Source: an optimization exercise on an open RTL-to-GDS flow (aim: a short achievable clock period and few clock cycles). Production flows keep margins and buffers that such runs may drop.
The RTL was checked by simulation tests, not by an equivalence proof against the original design.
Some runs may be left out. An edit can pass the tests and still lose a function that they never use.

==> flow/run.sh <==
#!/bin/bash
# synth_recipe.tcl (not shown) runs the flow's synth.tcl, then flattens the netlist and writes it again
# the make line also repeats each setting of config.mk as NAME=value (left out here)
make -C /OpenROAD-flow-scripts/flow DESIGN_CONFIG=/design/flow/config.mk WORK_HOME=/design/flow/orfs CLKGATE_MAP_FILE= SYNTH_SCRIPT=/design/flow/synth_recipe.tcl finish
==> flow/config.mk <==
export PLATFORM = sky130hd
export DESIGN_NAME = CHIP
export DESIGN_NICKNAME = CHIP
export VERILOG_FILES = /design/flow/design.v
export SDC_FILE = /design/flow/constraint.sdc
export NUM_CORES = 4
export LEC_CHECK = 0
export CAP_MARGIN = 20
export CORE_MARGIN = 2
export CORE_UTILIZATION = 30
export PLACE_DENSITY = 0.5
export SETUP_SLACK_MARGIN = 0.6
export SLEW_MARGIN = 20
==> flow/constraint.sdc <==
create_clock -name core_clock -period 10.0 [get_ports {clk}]
set_input_delay 2.0000 -clock core_clock [delete_from_list [all_inputs] [get_ports {clk}]]
set_output_delay 2.0000 -clock core_clock [all_outputs]
set_load 0.01 [all_outputs]
==> flow/design.v <==
module ALU(rst_n, alu_in_1, alu_in_2, alu_ctrl, alu_out, zero);
    input rst_n;
    input[31:0] alu_in_1;
    input[31:0] alu_in_2;
    output [31:0] alu_out;
    reg [31:0] alu_out_r;
    input[3:0] alu_ctrl;
    output reg zero;
    wire value_zero;
    assign alu_out = alu_out_r;
    assign value_zero = (alu_out_r == 32'b0);
    always @(*) begin
        if (!rst_n) begin
            zero = 0;
            alu_out_r = 0;
        end
        else begin 
            zero = alu_ctrl[2] & value_zero;   
            case(alu_ctrl)
                4'b0000: alu_out_r = alu_in_1 & alu_in_2;
                4'b0001: alu_out_r = alu_in_1 | alu_in_2;
                4'b0010: alu_out_r = alu_in_1 + alu_in_2;
                4'b0110: alu_out_r = alu_in_1 - alu_in_2;
                4'b1000: begin 
                    if ($signed(alu_in_1) < $signed(alu_in_2)) begin 
                        alu_out_r = 1;
                    end
                    else begin 
                        alu_out_r = 0;
                    end
                end
                4'b1001: alu_out_r = alu_in_1 << alu_in_2[4:0];
                4'b1010: alu_out_r = $signed(alu_in_1) >>> alu_in_2[4:0];
                default: alu_out_r = 0;
            endcase
        end
    end    
endmodule
module ALU_Control(rst_n, I_in, ALUOp, alu_ctrl_out);
    input rst_n;
    input [31:0] I_in;
    input [1:0] ALUOp;
    output reg [3:0] alu_ctrl_out;
    always @(*) begin
        if (!rst_n) begin
            alu_ctrl_out = 0;
        end
        else begin 
            case(ALUOp)
                2'b00: alu_ctrl_out = 4'b0010;
                2'b01: alu_ctrl_out = 4'b0110;
                2'b10: begin 
                    case(I_in[14:12])
                        3'b000: alu_ctrl_out = (I_in[30] & I_in[5]) ? 4'b0110 : 4'b0010;
                        3'b111: alu_ctrl_out = 4'b0000;
                        3'b110: alu_ctrl_out = 4'b0001;
                        3'b010: alu_ctrl_out = 4'b1000;  
                        3'b001: alu_ctrl_out = 4'b1001;  
                        3'b101: alu_ctrl_out = 4'b1010;  
                        default: alu_ctrl_out = 0;
                    endcase
                end                   
                2'b11: alu_ctrl_out = 4'b0010;
                default: alu_ctrl_out = 0;
            endcase
        end
    end
endmodule
module Control(rst_n, Con_in, Branch, MemRead, ALUOp, MemWrite, ALUSrc, RegWrite, RegWrite_src, Jal, Jalr, Auipc, Mul);
	input rst_n;
	input [7:0] Con_in;
	output reg Branch;
	output reg MemRead;
	output reg MemWrite;
	output reg ALUSrc;
	output reg RegWrite;
	output reg Jal;
	output reg Jalr;
	output reg [1:0] ALUOp;
	output reg [1:0] RegWrite_src;
	output reg Auipc;
	output reg Mul;
	always @(*) begin
		if (!rst_n) begin
            Branch = 0;
			MemRead = 0;
			RegWrite_src = 0;
			MemWrite = 0;
			ALUSrc = 0;
			RegWrite = 0;
			ALUOp = 0;
			Jal = 0;
			Jalr = 0;
			Auipc = 0;
			Mul = 0;
        end
        else begin 
	    	ALUSrc = (~Con_in[6] & (~Con_in[4] | ~Con_in[5])) | Con_in[2];
			RegWrite_src[0] = ~Con_in[5] & ~Con_in[4] ;   
			RegWrite_src[1] = Con_in[2] & Con_in[5];     
			RegWrite = Con_in[4] | ~Con_in[5] | Con_in[2];
			MemRead = ~Con_in[5] ;
			MemWrite = Con_in[5] & ~Con_in[4] & ~Con_in[6];
			Branch = Con_in[6] & ~Con_in[2];
			ALUOp[1] =  (Con_in[4] & ~Con_in[2]) | (Con_in[2] & Con_in[5]);
			ALUOp[0] = Con_in[6];
			Jal = Con_in[2] & Con_in[3];
			Jalr = ~Con_in[4] & ~Con_in[3] & Con_in[2];
			Auipc = Con_in[2] & ~Con_in[5];
			Mul = ~Con_in[6] & Con_in[5] & Con_in[4] & ~Con_in[3] & ~Con_in[2] & Con_in[1] & Con_in[0] & Con_in[7];
		end 
    end
endmodule
module Imm_Gen(rst_n, I_in, imm_out);
	input rst_n;
	input [31:0] I_in;
	output reg [31:0] imm_out;
	always @(*) begin
		if (!rst_n) begin
            imm_out = 0;
        end
		else begin 
			case (I_in[6:5])
				2'b00: begin
					imm_out = I_in[2] ? (I_in & {{20{1'b1}}, 12'b0}) : { {20{I_in[31]}}, I_in[31:20]};   
				end
				2'b01: imm_out = { {20{I_in[31]}}, I_in[31:25], I_in[11:7]};
				2'b10: imm_out = { {20{I_in[31]}}, I_in[31], I_in[7], I_in[30:25], I_in[11:8]};
				2'b11: begin
					case (I_in[3:2]) 
						2'b00: imm_out = { {20{I_in[31]}}, I_in[31], I_in[7], I_in[30:25], I_in[11:8]};  	 
						2'b01: imm_out = { {20{I_in[31]}}, I_in[31:20]};  									 
						2'b11: imm_out = { {12{I_in[31]}}, I_in[31], I_in[19:12], I_in[20], I_in[30:21]};	 
						default: imm_out = 0;
					endcase
				end 
				default : imm_out = 0;
			endcase
		end
	end
endmodule
module PC_CAL(rst_n, pc_in, pc_out, mul, mul_ready, jump_signal, jump_addr, read_data);
	input rst_n;
    input mul;
    input mul_ready;
    input  [1:0]  jump_signal;
    input  [31:0] jump_addr;
    input  [31:0] pc_in;
    input  [31:0] read_data;
    output reg [31:0] pc_out;
    always @(*) begin
    	if (!rst_n) begin
            pc_out = 0;
        end
        else begin
            if (mul) begin 
                if (mul_ready) begin 
                    pc_out = pc_in+4;
                end
                else begin 
                    pc_out = pc_in;
                end
            end
            else begin 
                case (jump_signal) 
                    2'b00: pc_out = pc_in+4;
                    2'b01: pc_out = pc_in+jump_addr;
                    2'b10: pc_out = read_data;
                    default: pc_out = 0;
                endcase  
            end
        end 
    end
endmodule
module RegWrite_Mux(rst_n, ctrl, pc, read_data, alu_result, regW_data, mul_ready, mul_out);
	input rst_n;
    input  [1:0]  ctrl;
    input  [31:0] pc;
    input  [31:0] read_data;
    input  [31:0] alu_result;
    input mul_ready;
    input [31:0] mul_out;
    output reg [31:0] regW_data;
    always @(*) begin
    	if (!rst_n) begin
            regW_data = 0;
        end
        else begin
            if (mul_ready) begin 
                regW_data = mul_out;
            end
            else begin 
                case (ctrl) 
                    2'b00: regW_data = alu_result;
                    2'b01: regW_data = read_data;
                    2'b10: regW_data = pc +4;
                    default: regW_data = 0;
                endcase  
            end
        end 
    end
endmodule
module multDiv(
    clk,
    rst_n,
    valid,
    ready,
    mode,
    in_A,
    in_B,
    out
);
    input         clk, rst_n;
    input         valid, mode;  
    input  [31:0] in_A, in_B;
    output [63:0] out;
    output ready;
    parameter IDLE = 2'b00;
    parameter MULT = 2'b01;
    parameter DIV  = 2'b10;
    parameter OUT  = 2'b11;
    reg  [ 1:0] state, state_nxt;
    reg  [ 4:0] counter, counter_nxt;
    reg  [63:0] shreg, shreg_nxt;
    reg  [31:0] alu_in, alu_in_nxt;
    reg  [32:0] alu_out;
    reg ready_c, ready_nxt;
    assign out = shreg;
    assign ready = ready_c;
    always @(*) begin
        case(state)
            IDLE: begin
                if (valid == 0)
                    state_nxt = IDLE;
                else 
                    if (mode == 0)
                        state_nxt = MULT;
                    else
                        state_nxt = DIV;
            end
            MULT: begin 
                if (counter == 5'd31)
                    state_nxt = OUT;
                else 
                    state_nxt = MULT;
            end
            DIV : begin 
                if (counter == 5'd31)
                    state_nxt = OUT;
                else 
                    state_nxt = DIV;
            end
            OUT : state_nxt = IDLE;
        endcase
    end
    always @(*) begin
        case(state)
            MULT: begin 
                if (counter == 5'd31)
                    ready_nxt = 1;
                else 
                    ready_nxt = 0;
            end
            DIV : begin 
                if (counter == 5'd31)
                    ready_nxt = 1;
                else 
                    ready_nxt = 0;
            end
            default : ready_nxt = 0;
        endcase
    end
    always @(*) begin
        if (state == MULT || state == DIV)
            counter_nxt = counter + 1;
        else
            counter_nxt = 0;
    end
    always @(*) begin
        case(state)
            IDLE: begin
                if (valid) alu_in_nxt = in_B;
                else       alu_in_nxt = 0;
            end
            OUT : alu_in_nxt = 0;
            default: alu_in_nxt = alu_in;
        endcase
    end
    always @(*) begin
        case(state)
            MULT: begin
                if (shreg[0] == 1)
                    alu_out = alu_in + shreg[63:32];
                else 
                    alu_out = shreg[63:32];
            end
            DIV: begin
                if (shreg[62:31] < alu_in)  
                    alu_out = {shreg[62:31], 1'b0};
                else
                    alu_out = {shreg[62:31] - alu_in, 1'b1};
            end
            default: alu_out = 33'b0;
        endcase
    end
    always @(*) begin
        case(state)
            IDLE: begin
                if (valid) shreg_nxt = {33'b0, in_A};
                else       shreg_nxt = 0;
            end
            MULT: begin
                shreg_nxt[63:31] = alu_out;
                shreg_nxt[30:0] = shreg[31:1];
            end
            DIV: begin
                shreg_nxt[63:32] = alu_out[32:1];
                shreg_nxt[31:1] = shreg[30:0];
                shreg_nxt[0] = alu_out[0];
            end
            default: shreg_nxt = shreg;
        endcase
    end
    always @(posedge clk or negedge rst_n) begin
        if (!rst_n) begin
            state   <= IDLE;
            counter <= 0;
            shreg   <= 0;
            alu_in  <= 0;
            ready_c <= 0;
        end
        else begin
            state   <= state_nxt;
            counter <= counter_nxt;
            shreg   <= shreg_nxt;
            alu_in  <= alu_in_nxt;
            ready_c <= ready_nxt;
        end
    end
endmodule
module CHIP(clk,
            rst_n,
            mem_wen_D,
            mem_addr_D,
            mem_wdata_D,
            mem_rdata_D,
            mem_addr_I,
            mem_rdata_I);
    input         clk, rst_n ;
    output        mem_wen_D  ;
    output [31:0] mem_addr_D ;
    output [31:0] mem_wdata_D;
    input  [31:0] mem_rdata_D;
    output [31:0] mem_addr_I ;
    input  [31:0] mem_rdata_I;
    reg    [31:0] PC          ;              
    wire   [31:0] PC_nxt      ;              
    wire          regWrite    ;              
    wire   [ 4:0] rs1, rs2, rd;              
    wire   [31:0] rs1_data    ;              
    wire   [31:0] rs2_data    ;              
    wire   [31:0] rd_data     ;              
    wire branch, memRead, memWrite, aluSrc2_imm;   
    wire [1:0] aluOp;  
    wire [1:0] regWrite_src;
    wire jal;   
    wire jalr;   
    wire jump;   
    wire auipc;
    wire [31:0] jump_addr;
    wire [31:0] imm_addr;  
    wire alu_equal;   
    wire [31:0] alu_in_1; 
    wire [31:0] alu_in_2;  
    wire [31:0] alu_out;
    wire [3:0] alu_ctrl_out;  
    wire mul;
    wire mul_ready;
    wire [31:0] mul_out;
    reg_file reg0(                           
        .clk(clk),                           
        .rst_n(rst_n),                       
        .wen(regWrite),                      
        .a1(rs1),                            
        .a2(rs2),                            
        .aw(rd),                             
        .d(rd_data),                         
        .q1(rs1_data),                       
        .q2(rs2_data));                      
    assign rs1 = mem_rdata_I[19:15];
    assign rs2 = mem_rdata_I[24:20];
    assign rd = mem_rdata_I[11:7];
    assign jump = (alu_equal & branch) | jal;
    assign jump_addr = imm_addr << 1;
    assign alu_in_1 = auipc ? PC : rs1_data;   
    assign alu_in_2 = aluSrc2_imm ? imm_addr : rs2_data;
    assign mem_wen_D = memWrite;
    assign mem_addr_I = PC;
    assign mem_addr_D = alu_out;
    assign mem_wdata_D = rs2_data;
    PC_CAL pc_cal(
        .rst_n(rst_n),
        .pc_in(PC), 
        .pc_out(PC_nxt), 
        .mul(mul),
        .mul_ready(mul_ready),
        .jump_signal({jalr, jump}), 
        .jump_addr(jump_addr),
        .read_data(alu_out)
    );
    Control control(
        .rst_n(rst_n),
        .Con_in({mem_rdata_I[25] ,mem_rdata_I[6:0]}), 
        .Branch(branch), 
        .MemRead(memRead), 
        .RegWrite_src(regWrite_src), 
        .ALUOp(aluOp), 
        .MemWrite(memWrite), 
        .ALUSrc(aluSrc2_imm), 
        .RegWrite(regWrite),
        .Jal(jal),
        .Jalr(jalr),
        .Auipc(auipc),
        .Mul(mul)
    );
    Imm_Gen imm_gen(
        .rst_n(rst_n),
        .I_in(mem_rdata_I), 
        .imm_out(imm_addr)
    );
    ALU_Control alu_ctrl(
        .rst_n(rst_n),
        .I_in(mem_rdata_I), 
        .ALUOp(aluOp), 
        .alu_ctrl_out(alu_ctrl_out)
    );
    ALU alu(
        .rst_n(rst_n),
        .alu_in_1(alu_in_1), 
        .alu_in_2(alu_in_2),
        .alu_ctrl(alu_ctrl_out),
        .alu_out(alu_out), 
        .zero(alu_equal)
    );
    RegWrite_Mux reg_mux(
        .rst_n(rst_n), 
        .ctrl(regWrite_src), 
        .pc(PC),
        .read_data(mem_rdata_D), 
        .alu_result(alu_out), 
        .regW_data(rd_data),
        .mul_ready(mul_ready),
        .mul_out(mul_out)
    );
    multDiv multdiv(
        .clk(clk),
        .rst_n(rst_n),
        .valid(mul),
        .ready(mul_ready),
        .mode(1'b0),
        .in_A(rs1_data),
        .in_B(rs2_data),
        .out(mul_out)
    );
    always @(posedge clk or negedge rst_n) begin
        if (!rst_n) begin
            PC <= 32'h00010000;  
        end
        else begin
            PC <= PC_nxt;
        end
    end
endmodule
module reg_file(clk, rst_n, wen, a1, a2, aw, d, q1, q2);
    parameter BITS = 32;
    parameter word_depth = 32;
    parameter addr_width = 5;  
    input clk, rst_n, wen;  
    input [BITS-1:0] d;
    input [addr_width-1:0] a1, a2, aw;
    output [BITS-1:0] q1, q2;
    reg [BITS-1:0] mem [0:word_depth-1];
    reg [BITS-1:0] mem_nxt [0:word_depth-1];
    integer i;
    assign q1 = mem[a1];
    assign q2 = mem[a2];
    always @(*) begin
        for (i=0; i<word_depth; i=i+1)
            mem_nxt[i] = (wen && (aw == i)) ? d : mem[i];
    end
    always @(posedge clk or negedge rst_n) begin
        if (!rst_n) begin
            mem[0] <= 0;
            for (i=1; i<word_depth; i=i+1) begin
                case(i)
                    32'd2: mem[i] <= 32'hbffffff0;
                    32'd3: mem[i] <= 32'h10008000;
                    default: mem[i] <= 32'h0;
                endcase
            end
        end
        else begin
            mem[0] <= 0;
            for (i=1; i<word_depth; i=i+1)
                mem[i] <= mem_nxt[i];
        end       
    end
endmodule
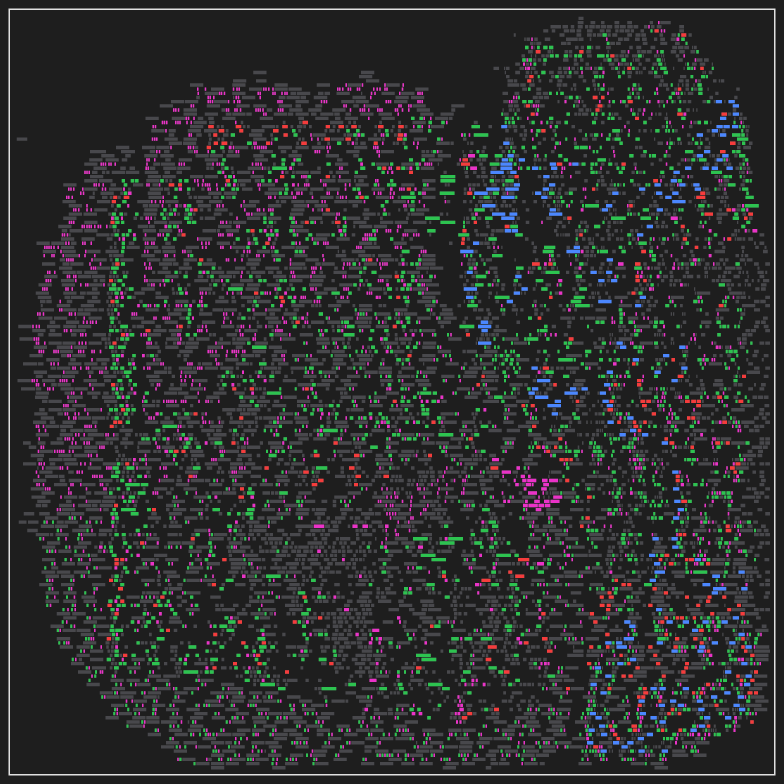
run_1/gates.png
fa/ha/maj cells: marked blue, cells 205. non-inverting ao/oa cells: marked red, cells 360, where widely spread. nand cells: marked magenta, cells 2202, where widely spread. aoi and oai cells: marked green, cells 2073, where widely spread.
Layout Cells excl Fill: 13300
multi-input combinational area share: 45.4%
most common cell after layout, fill and taps aside: nand2_1

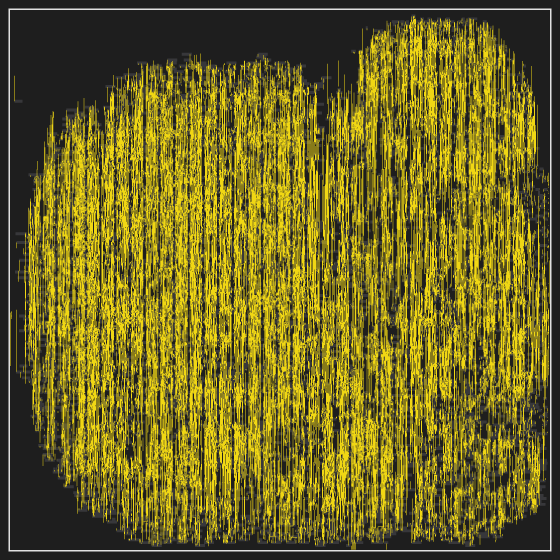
run_1/m2.png
The wires run mostly vertical. The layer carries 206 mm of wire. The layer holds 41% of the routed length. 8210 nets have wire on it. The longest straight run is 221 um.

==> flow_metrics.py, run 1 <==
metrics = {
    "finish": {
        "seq_share_pct": 28.7,
        "seq_cell_count": 1128,
        "buffers_excl_clock": 1728,
        "fillers": 24400,
        "seqCellArea_um2": 28300,
        "nNetsFinal": 10200,
    },
    "global_route": {
        "grt_overflow_total": 0,
        "met1_usage_pct": 51.3,
    },
    "worst_setup_path": {
        "arrival_ps": 7700,
        "worst_r2r_endpoint": "PC[27]",
        "crit_cells": 29,
        "cpMaxStageDelayCell": "or4_4",
        "r2r_start": "reg0.mem[11][7]",
        "crit_path_max_fanout": 8,
        "rr_worst_depth": 31,
    },
    "min_path": {
        "min_path_type": "register to register",
    },
    "placed_design": {
        "dpl.hpwl_mm": 358,
        "gp_congestion": 1.04,
    },
    "yosys": {
        "yosysTopAreaCell": "dfrtp_1",
        "synth.distinct_cells": 104,
        "yosysMostFrequentCell": "nand2_1",
        "synth_top_family_by_area": "compound AO/OA/AOI/OAI gates",
        "synth_nets": 9066,
    },
    "sta": {
        "relSlewSlack_pct": 17.1,
        "setup_violations": 0,
        "fmax_ghz": 0.103,
        "finalCriticalPeriod_ps": 9700,
        "finalMaxSlewViolations": 0,
    },
    "drt": {
        "met3_wirelength_mm": 62.0,
    },
    "flow_run": {
        "cap_violations": 0,
    },
    "die": {
        "die-area_um2": 249000,
    },
    "outcome": {
        "status": "finished clean",
    },
}
Testbench counts for the RTL of run 1, summed over its fixed seeds: cycles 38,625.
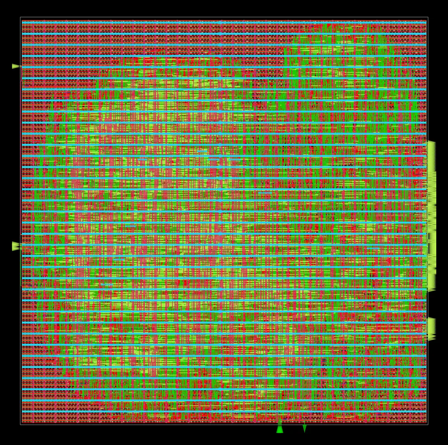
run_1/chip.png
standard-cell rows: 181
Post-Route WL: 505 mm
fin area: 98600 um2
die height: 499 um

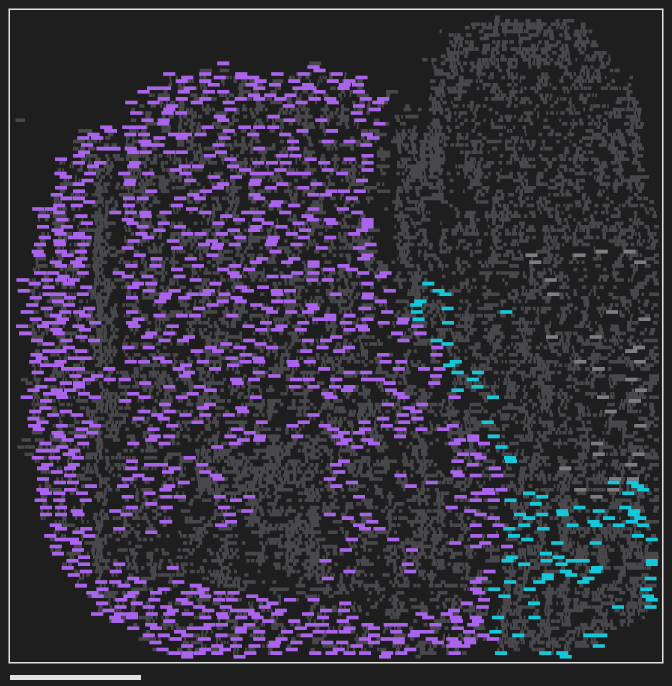
run_1/blocks.png
Scale bar: 100 um.
reg0: marked purple, flops 992. multdiv: marked cyan, flops 103.
Another 33 sequential cells are not coloured.

## run 1: placed cells by master (no fill, tap or decap), types with 65 or more instances in the layout
cell,Yosys,final
buf_4,9,1303
and3_1,632,620
buf_12,0,156
xnor2_1,75,73
a22oi_1,329,325
nand3_1,138,127
nand4_1,126,126
a21oi_1,258,230
ha_1,200,174
clkbuf_16,0,145
nand2_1,1862,1847
inv_1,170,156
nor3_1,95,80
a221oi_1,195,173
buf_6,13,102
mux2_2,211,210
clkdlybuf4s50_1,0,120
mux2i_1,134,134
a22o_1,158,158
dfrtp_1,1098,1096
nor2_1,434,339
o211ai_1,65,65
o21ai_0,719,700
## run 1: registers in the layout (all words and copies together) (netlist names), named ones only
signal and count:
multdiv.alu_in 32, multdiv.counter 5, multdiv.ready_c 1, multdiv.shreg 64
multdiv.state 1, PC 32, reg0.mem 992
## run 1: logic make-up after synthesis
| kind of cell | Yosys count |
|---|---|
| simple gates | 3617 |
| compound gates | 2433 |
| fa+ha+maj | 205 |
| buf+inv | 930 |
| flops | 1128 |
| mux | 351 |
| xor+xnor | 131 |
## run 1: what timing repair did
item,in CTS,in global routing
endpoints found under the setup margin,112,31
cloned,8,2
resized for setup,526,240
buffers inserted,124,35
pin swaps,154,134
run_1/closeup.png
Window x 115 to 135, y 115 to 135 um. Cells in grey, sequential cells in the stronger grey; small squares are vias.
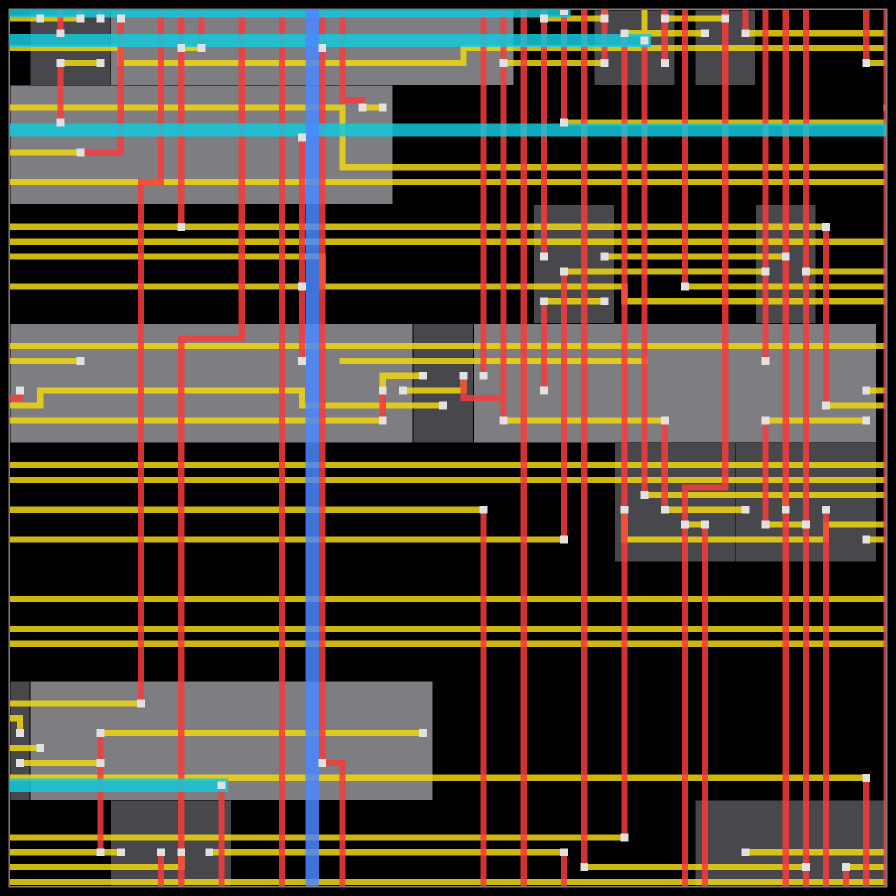

--- run 2: outline of the changes from run 1 ---
flow/design.v: 508 -> 1804 lines; modules unchanged: 0
  mul_stA: new, 1409 lines
  mul_stB: new, 233 lines
  CHIP: edited, 133 -> 162 lines
  removed: ALU, ALU_Control, Control, Imm_Gen, PC_CAL, RegWrite_Mux, multDiv, reg_file
==> module CHIP as of run 2 <==
module CHIP(clk,
            rst_n,
            mem_wen_D,
            mem_addr_D,
            mem_wdata_D,
            mem_rdata_D,
            mem_addr_I,
            mem_rdata_I);
    input         clk, rst_n ;
    output        mem_wen_D  ;
    output [31:0] mem_addr_D ;
    output [31:0] mem_wdata_D;
    input  [31:0] mem_rdata_D;
    output [31:0] mem_addr_I ;
    input  [31:0] mem_rdata_I;
    reg  [31:0] PC;
    reg         e_valid;
    reg  [31:0] e_a, e_b, e_r2, e_imm, e_pc, e_link;
    reg  [1:0]  e_selA, e_selB, e_selS;     
    reg  [4:0]  e_rd;
    reg         e_wr, e_load, e_store, e_beq, e_jal, e_jalr, e_mul;
    reg         e_add, e_sub, e_and, e_or, e_slt, e_sll, e_sra;
    reg  [1:0]  mul_ph;
    reg  [31:0] mA, mB;
    reg  [176:0] mQ;
    reg         m_wr, m_load;
    reg  [4:0]  m_rd;
    reg  [31:0] m_res;
    reg         m_wen;
    reg  [31:0] m_addr, m_wdata;
    reg  [31:0] l_val;
    reg  [31:0] rf [1:31];
    wire [31:0] ins = mem_rdata_I;
    wire [4:0]  opc = ins[6:2];
    wire [2:0]  f3  = ins[14:12];
    wire [4:0]  rs1 = ins[19:15];
    wire [4:0]  rs2 = ins[24:20];
    wire [4:0]  rd  = ins[11:7];
    wire d_R     = (opc == 5'b01100);
    wire d_I     = (opc == 5'b00100);
    wire d_load  = (opc == 5'b00000);
    wire d_store = (opc == 5'b01000);
    wire d_beq   = (opc == 5'b11000);
    wire d_jal   = (opc == 5'b11011);
    wire d_jalr  = (opc == 5'b11001);
    wire d_auipc = (opc == 5'b00101);
    wire d_mul   = d_R & ins[25];
    wire d_use1  = ~(d_jal | d_auipc);
    wire d_use2  = d_R | d_store | d_beq;
    wire d_wr    = (d_R | d_I | d_load | d_jal | d_jalr | d_auipc) & (rd != 5'd0);
    wire d_useimm = ~(d_R | d_beq);
    reg [31:0] d_imm;
    always @(*) begin
        if (d_store)      d_imm = {{20{ins[31]}}, ins[31:25], ins[11:7]};
        else if (d_beq)   d_imm = {{20{ins[31]}}, ins[7], ins[30:25], ins[11:8], 1'b0};
        else if (d_jal)   d_imm = {{12{ins[31]}}, ins[19:12], ins[20], ins[30:21], 1'b0};
        else if (d_auipc) d_imm = {ins[31:12], 12'b0};
        else              d_imm = {{20{ins[31]}}, ins[31:20]};
    end
    wire [31:0] rv1 = (rs1 == 5'd0) ? 32'd0 : rf[rs1];
    wire [31:0] rv2 = (rs2 == 5'd0) ? 32'd0 : rf[rs2];
    wire hE1 = e_valid & e_wr & (e_rd == rs1);
    wire hE2 = e_valid & e_wr & (e_rd == rs2);
    wire hM1 = m_wr & (m_rd == rs1);
    wire hM2 = m_wr & (m_rd == rs2);
    wire load_use = e_valid & e_load & ((hE1 & d_use1) | (hE2 & d_use2));
    wire [31:0] a  = e_selA[1] ? m_res : e_selA[0] ? l_val : e_a;
    wire [31:0] b  = e_selB[1] ? m_res : e_selB[0] ? l_val : e_b;
    wire [31:0] r2 = e_selS[1] ? m_res : e_selS[0] ? l_val : e_r2;
    wire [31:0] sum  = e_sub ? (a - b) : (a + b);
    wire        lt   = $signed(a) < $signed(b);
    wire [31:0] shl  = a << b[4:0];
    wire [31:0] shr  = $signed(a) >>> b[4:0];
    wire [31:0] alu  = ({32{e_add | e_sub}} & sum) |
                       ({32{e_and}} & (a & b)) |
                       ({32{e_or}}  & (a | b)) |
                       ({32{e_slt}} & {31'd0, lt}) |
                       ({32{e_sll}} & shl) |
                       ({32{e_sra}} & shr) |
                       ({32{e_jal | e_jalr}} & e_link);
    wire        eq   = (a == b);
    wire [31:0] btgt = e_pc + e_imm;
    wire        taken = e_valid & (e_jal | e_jalr | (e_beq & eq));
    wire [31:0] tgt  = e_jalr ? sum : btgt;
    wire [31:0] mul_p;
    wire [176:0] mul_q;
    mul_stA mulA(.a(mA), .b(mB), .q(mul_q));
    mul_stB mulB(.q(mQ), .p(mul_p));
    wire e_busy = e_valid & e_mul & (mul_ph != 2'd2);
    wire stall = load_use | e_busy;
    wire [31:0] wb = m_load ? mem_rdata_D : m_res;
    assign mem_addr_I  = PC;
    assign mem_wen_D   = m_wen;
    assign mem_addr_D  = m_addr;
    assign mem_wdata_D = m_wdata;
    always @(posedge clk or negedge rst_n) begin
        if (!rst_n) begin
            PC      <= 32'h00010000;
            e_valid <= 1'b0;
            mul_ph  <= 2'd0;
            m_wr    <= 1'b0;
            m_wen   <= 1'b0;
        end else begin
            if (taken)       PC <= tgt;
            else if (!stall) PC <= PC + 32'd4;
            if (!e_busy) e_valid <= ~taken & ~load_use;
            if (e_valid & e_mul) mul_ph <= e_busy ? mul_ph + 2'd1 : 2'd0;
            m_wr  <= e_valid & e_wr & ~e_busy;
            m_wen <= e_valid & e_store;
        end
    end
    always @(posedge clk) begin
        if (!e_busy) begin
            e_a    <= d_auipc ? PC : rv1;
            e_b    <= d_useimm ? d_imm : rv2;
            e_r2   <= rv2;
            e_imm  <= d_imm;
            e_pc   <= PC;
            e_link <= PC + 32'd4;
            e_selA <= d_auipc ? 2'b00 : {hE1, ~hE1 & hM1};
            e_selB <= d_useimm ? 2'b00 : {hE2, ~hE2 & hM2};
            e_selS <= {hE2, ~hE2 & hM2};
            e_rd   <= rd;
            e_wr   <= d_wr;
            e_load <= d_load;
            e_store <= d_store;
            e_beq  <= d_beq;
            e_jal  <= d_jal;
            e_jalr <= d_jalr;
            e_mul  <= d_mul;
            e_add  <= ~d_mul & ((d_R & f3 == 3'b000 & ~ins[30]) | (d_I & f3 == 3'b000) | d_auipc);
            e_sub  <= ~d_mul & d_R & f3 == 3'b000 & ins[30];
            e_and  <= ~d_mul & (d_R | d_I) & f3 == 3'b111;
            e_or   <= ~d_mul & (d_R | d_I) & f3 == 3'b110;
            e_slt  <= ~d_mul & (d_R | d_I) & f3 == 3'b010;
            e_sll  <= ~d_mul & (d_R | d_I) & f3 == 3'b001;
            e_sra  <= ~d_mul & (d_R | d_I) & f3 == 3'b101;
        end
        if (e_valid & e_mul & mul_ph == 2'd0) begin
            mA <= a;
            mB <= b;
        end
        mQ <= mul_q;
        m_rd    <= e_rd;
        m_load  <= e_load;
        m_res   <= (e_mul) ? mul_p : alu;
        m_addr  <= sum;
        m_wdata <= r2;
        l_val   <= wb;
    end
    genvar gi;
    generate
        for (gi = 1; gi < 32; gi = gi + 1) begin : g_rf
            always @(posedge clk or negedge rst_n) begin
                if (!rst_n)
                    rf[gi] <= (gi == 2) ? 32'hbffffff0 : (gi == 3) ? 32'h10008000 : 32'h0;
                else if (m_wr && m_rd == gi)
                    rf[gi] <= wb;
            end
        end
    endgenerate
endmodule
--- a/flow/config.mk
+++ b/flow/config.mk
@@ -6,8 +6,9 @@
 export NUM_CORES = 4
 export LEC_CHECK = 0
+export ABC_CLOCK_PERIOD_IN_PS = 2500
 export CAP_MARGIN = 20
 export CORE_MARGIN = 2
 export CORE_UTILIZATION = 30
 export PLACE_DENSITY = 0.5
-export SETUP_SLACK_MARGIN = 0.6
+export SETUP_SLACK_MARGIN = 5
 export SLEW_MARGIN = 20
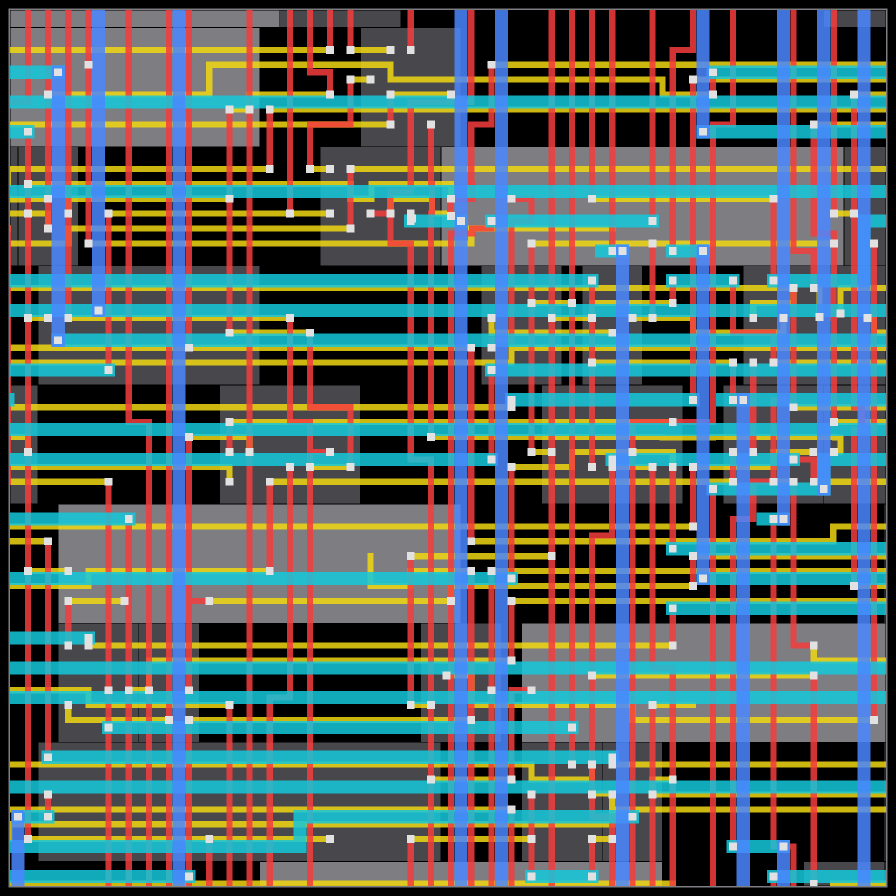
run_2/closeup.png
Window x 130 to 150, y 130 to 150 um. Cells in grey, sequential cells in the stronger grey; small squares are vias.
M4: marked blue. M3: marked cyan. M2: marked red. M1: marked yellow.
Sequential cells in the window: 4. 20 logic cells have their middle in the window. Most frequent: a21oi_1 (4), dfrtp_1 (4), nor2_1 (3). Netlist names of flops here include rf (4).

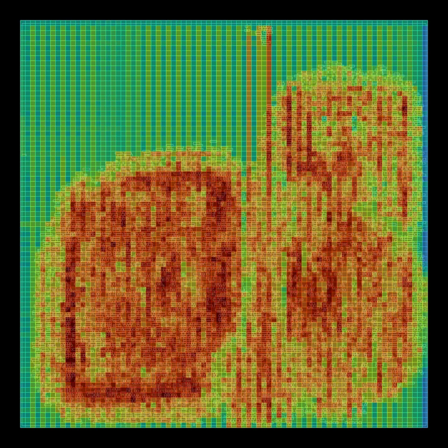
run_2/congestion_map.png
grt met3 use: 8.23%
Most Crowded Layer GR: met2
Routed wire per std cell: 33.2 um
met2 usage: 43.5%
Global Route met1 Usage: 37.2%

==> flow_metrics.py, run 2 <==
metrics = {
    "yosys": {
        "yosysTopAreaCell": "dfrtp_1",
        "synth.distinct_cells": 95,
        "yosysMostFrequentCell": "nand2_1",
    },
    "finish": {
        "nNetsFinal": 10500,
        "largest_reg_flops": 992,
        "reg_top3": "rf x992, mQ x177",
        "mostFrequentLayoutCells": "dfrtp_1 (999), nand2_1 (990), a21oi_1 (943)",
        "stdcell_area_um2": 107000,
        "top_register": "rf",
    },
    "placed_design": {
        "dpl.hpwl_mm": 302,
        "gp_congestion": 0.989,
    },
    "min_path": {
        "min_path_type": "register to register",
    },
    "sta": {
        "relSlewSlack_pct": 16.3,
        "finalCriticalPeriod_ps": 5130,
        "finalMaxSlewViolations": 0,
        "setup_violations": 0,
        "fmax_ghz": 0.195,
    },
    "worst_setup_path": {
        "worst_r2r_endpoint": "m_res[27]",
        "rr_worst_depth": 14,
        "crit_cells": 8,
        "crit_path_max_fanout": 25,
        "cpMaxStageDelayCell": "nor3_1",
        "r2r_start": "e_selA[1]",
    },
    "clocking": {
        "cts_setup_buffers": 16,
        "cts_tree": "yes",
        "cts_resized": 65,
    },
    "die": {
        "die-area_um2": 313000,
        "rows": 203,
        "die_h_um": 559,
    },
    "drt": {
        "met3_wirelength_mm": 53.6,
        "viasPerCell": 5.95,
    },
    "flow_run": {
        "cap_violations": 0,
    },
    "outcome": {
        "status": "finished clean",
    },
    "global_route": {
        "grt_overflow_total": 0,
    },
}
Testbench counts for the RTL of run 2, summed over its fixed seeds: cycles 25,491.
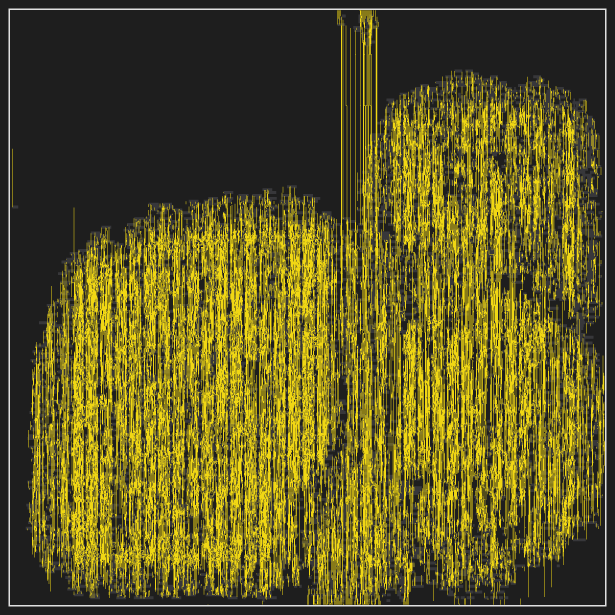
run_2/m2.png
The layer holds 43% of the routed length. The longest straight run is 272 um. The layer carries 201 mm of wire. 8332 nets have wire on it.

-- run 2: cell types whose count changed after synthesis, sizes merged, moves of 99 or more --
cell,delta
dfxtp,+311
nand2,-860
nor2,+485
a2111oi,-145
dfrtp,-99
and3,-602
edfxtp,+279
fa,+405
inv,+497
mux2,-192
a21oi,+692
and2,+387
o21ai,-135
-- run 2: kinds of logic after synthesis --
family          after synthesis  synth area share [%]
xor+xnor                    216                  2.05
mux                         230                  2.52
buf+inv                    1439                  5.91
simple gates               2897                  14.2
fa+ha+maj                   600                  11.4
compound gates             2876                  20.2
flops                      1619                  43.7
-- run 2: area by class of cell --
type | count | area (um2) | area share [%]
Clock inverter | 85 | 978 | 0.912
Sequential cell | 1619 | 40400 | 37.6
Clock buffer | 274 | 5590 | 5.21
Multi-Input combinational cell | 6819 | 48100 | 44.8
Antenna cell | 19 | 47.5 | 0.0443
Tap cell | 4100 | 5130 | 4.78
Inverter | 672 | 2530 | 2.36
Timing Repair Buffer | 501 | 4570 | 4.26
-- run 2: through the flow --
step	util, %	hold WS, ps	cells
after floorplan	-	372	9877
after detailed placement	32.5	422	13700
after CTS	34.8	436	14000
after global placement	32.5	414	13600
final	35.0	434	14100
after global routing	35.0	452	14100

-- afterwards: timing with drivers on the ports --
Ports are ideal in the flow. The routed layouts listed here were re-timed in OpenROAD. Step 1 (the two cells are an assumption about what drives the block):
set clk [get_ports {clk}]
set_driving_cell -lib_cell sky130_fd_sc_hd__clkbuf_16 $clk
set_driving_cell -lib_cell sky130_fd_sc_hd__buf_2 [delete_from_list [all_inputs] $clk]
Step 2, shift: input delay + t, output delay - t, t = (earliest + latest rising clock arrival at the registers) / 2. This alone moves slack from input paths to output paths. Three values: no drivers, after step 1, after step 2; two values: the first two.
| run | t, ns | setup slack, ns | hold slack, ns | latest minus earliest clock arrival (ns) | worst register clock-pin slew, ns |
|---|---|---|---|---|---|
| run 1 | 0.904 | 0.305 / 0.266 / 0.266 | 0.470 / 0.470 / 0.470 | 0.072 / 0.072 | 0.07 / 0.07 |
| run 2 | 0.985 | 4.875 / 4.953 / 3.968 | 0.434 / 0.434 / 0.434 | 0.122 / 0.122 | 0.08 / 0.08 |
After both steps setup and hold are still met in every run listed. The setup slack of run 2, which loses most, moves by +0.078 ns with the drivers and by -0.907 ns with both steps.
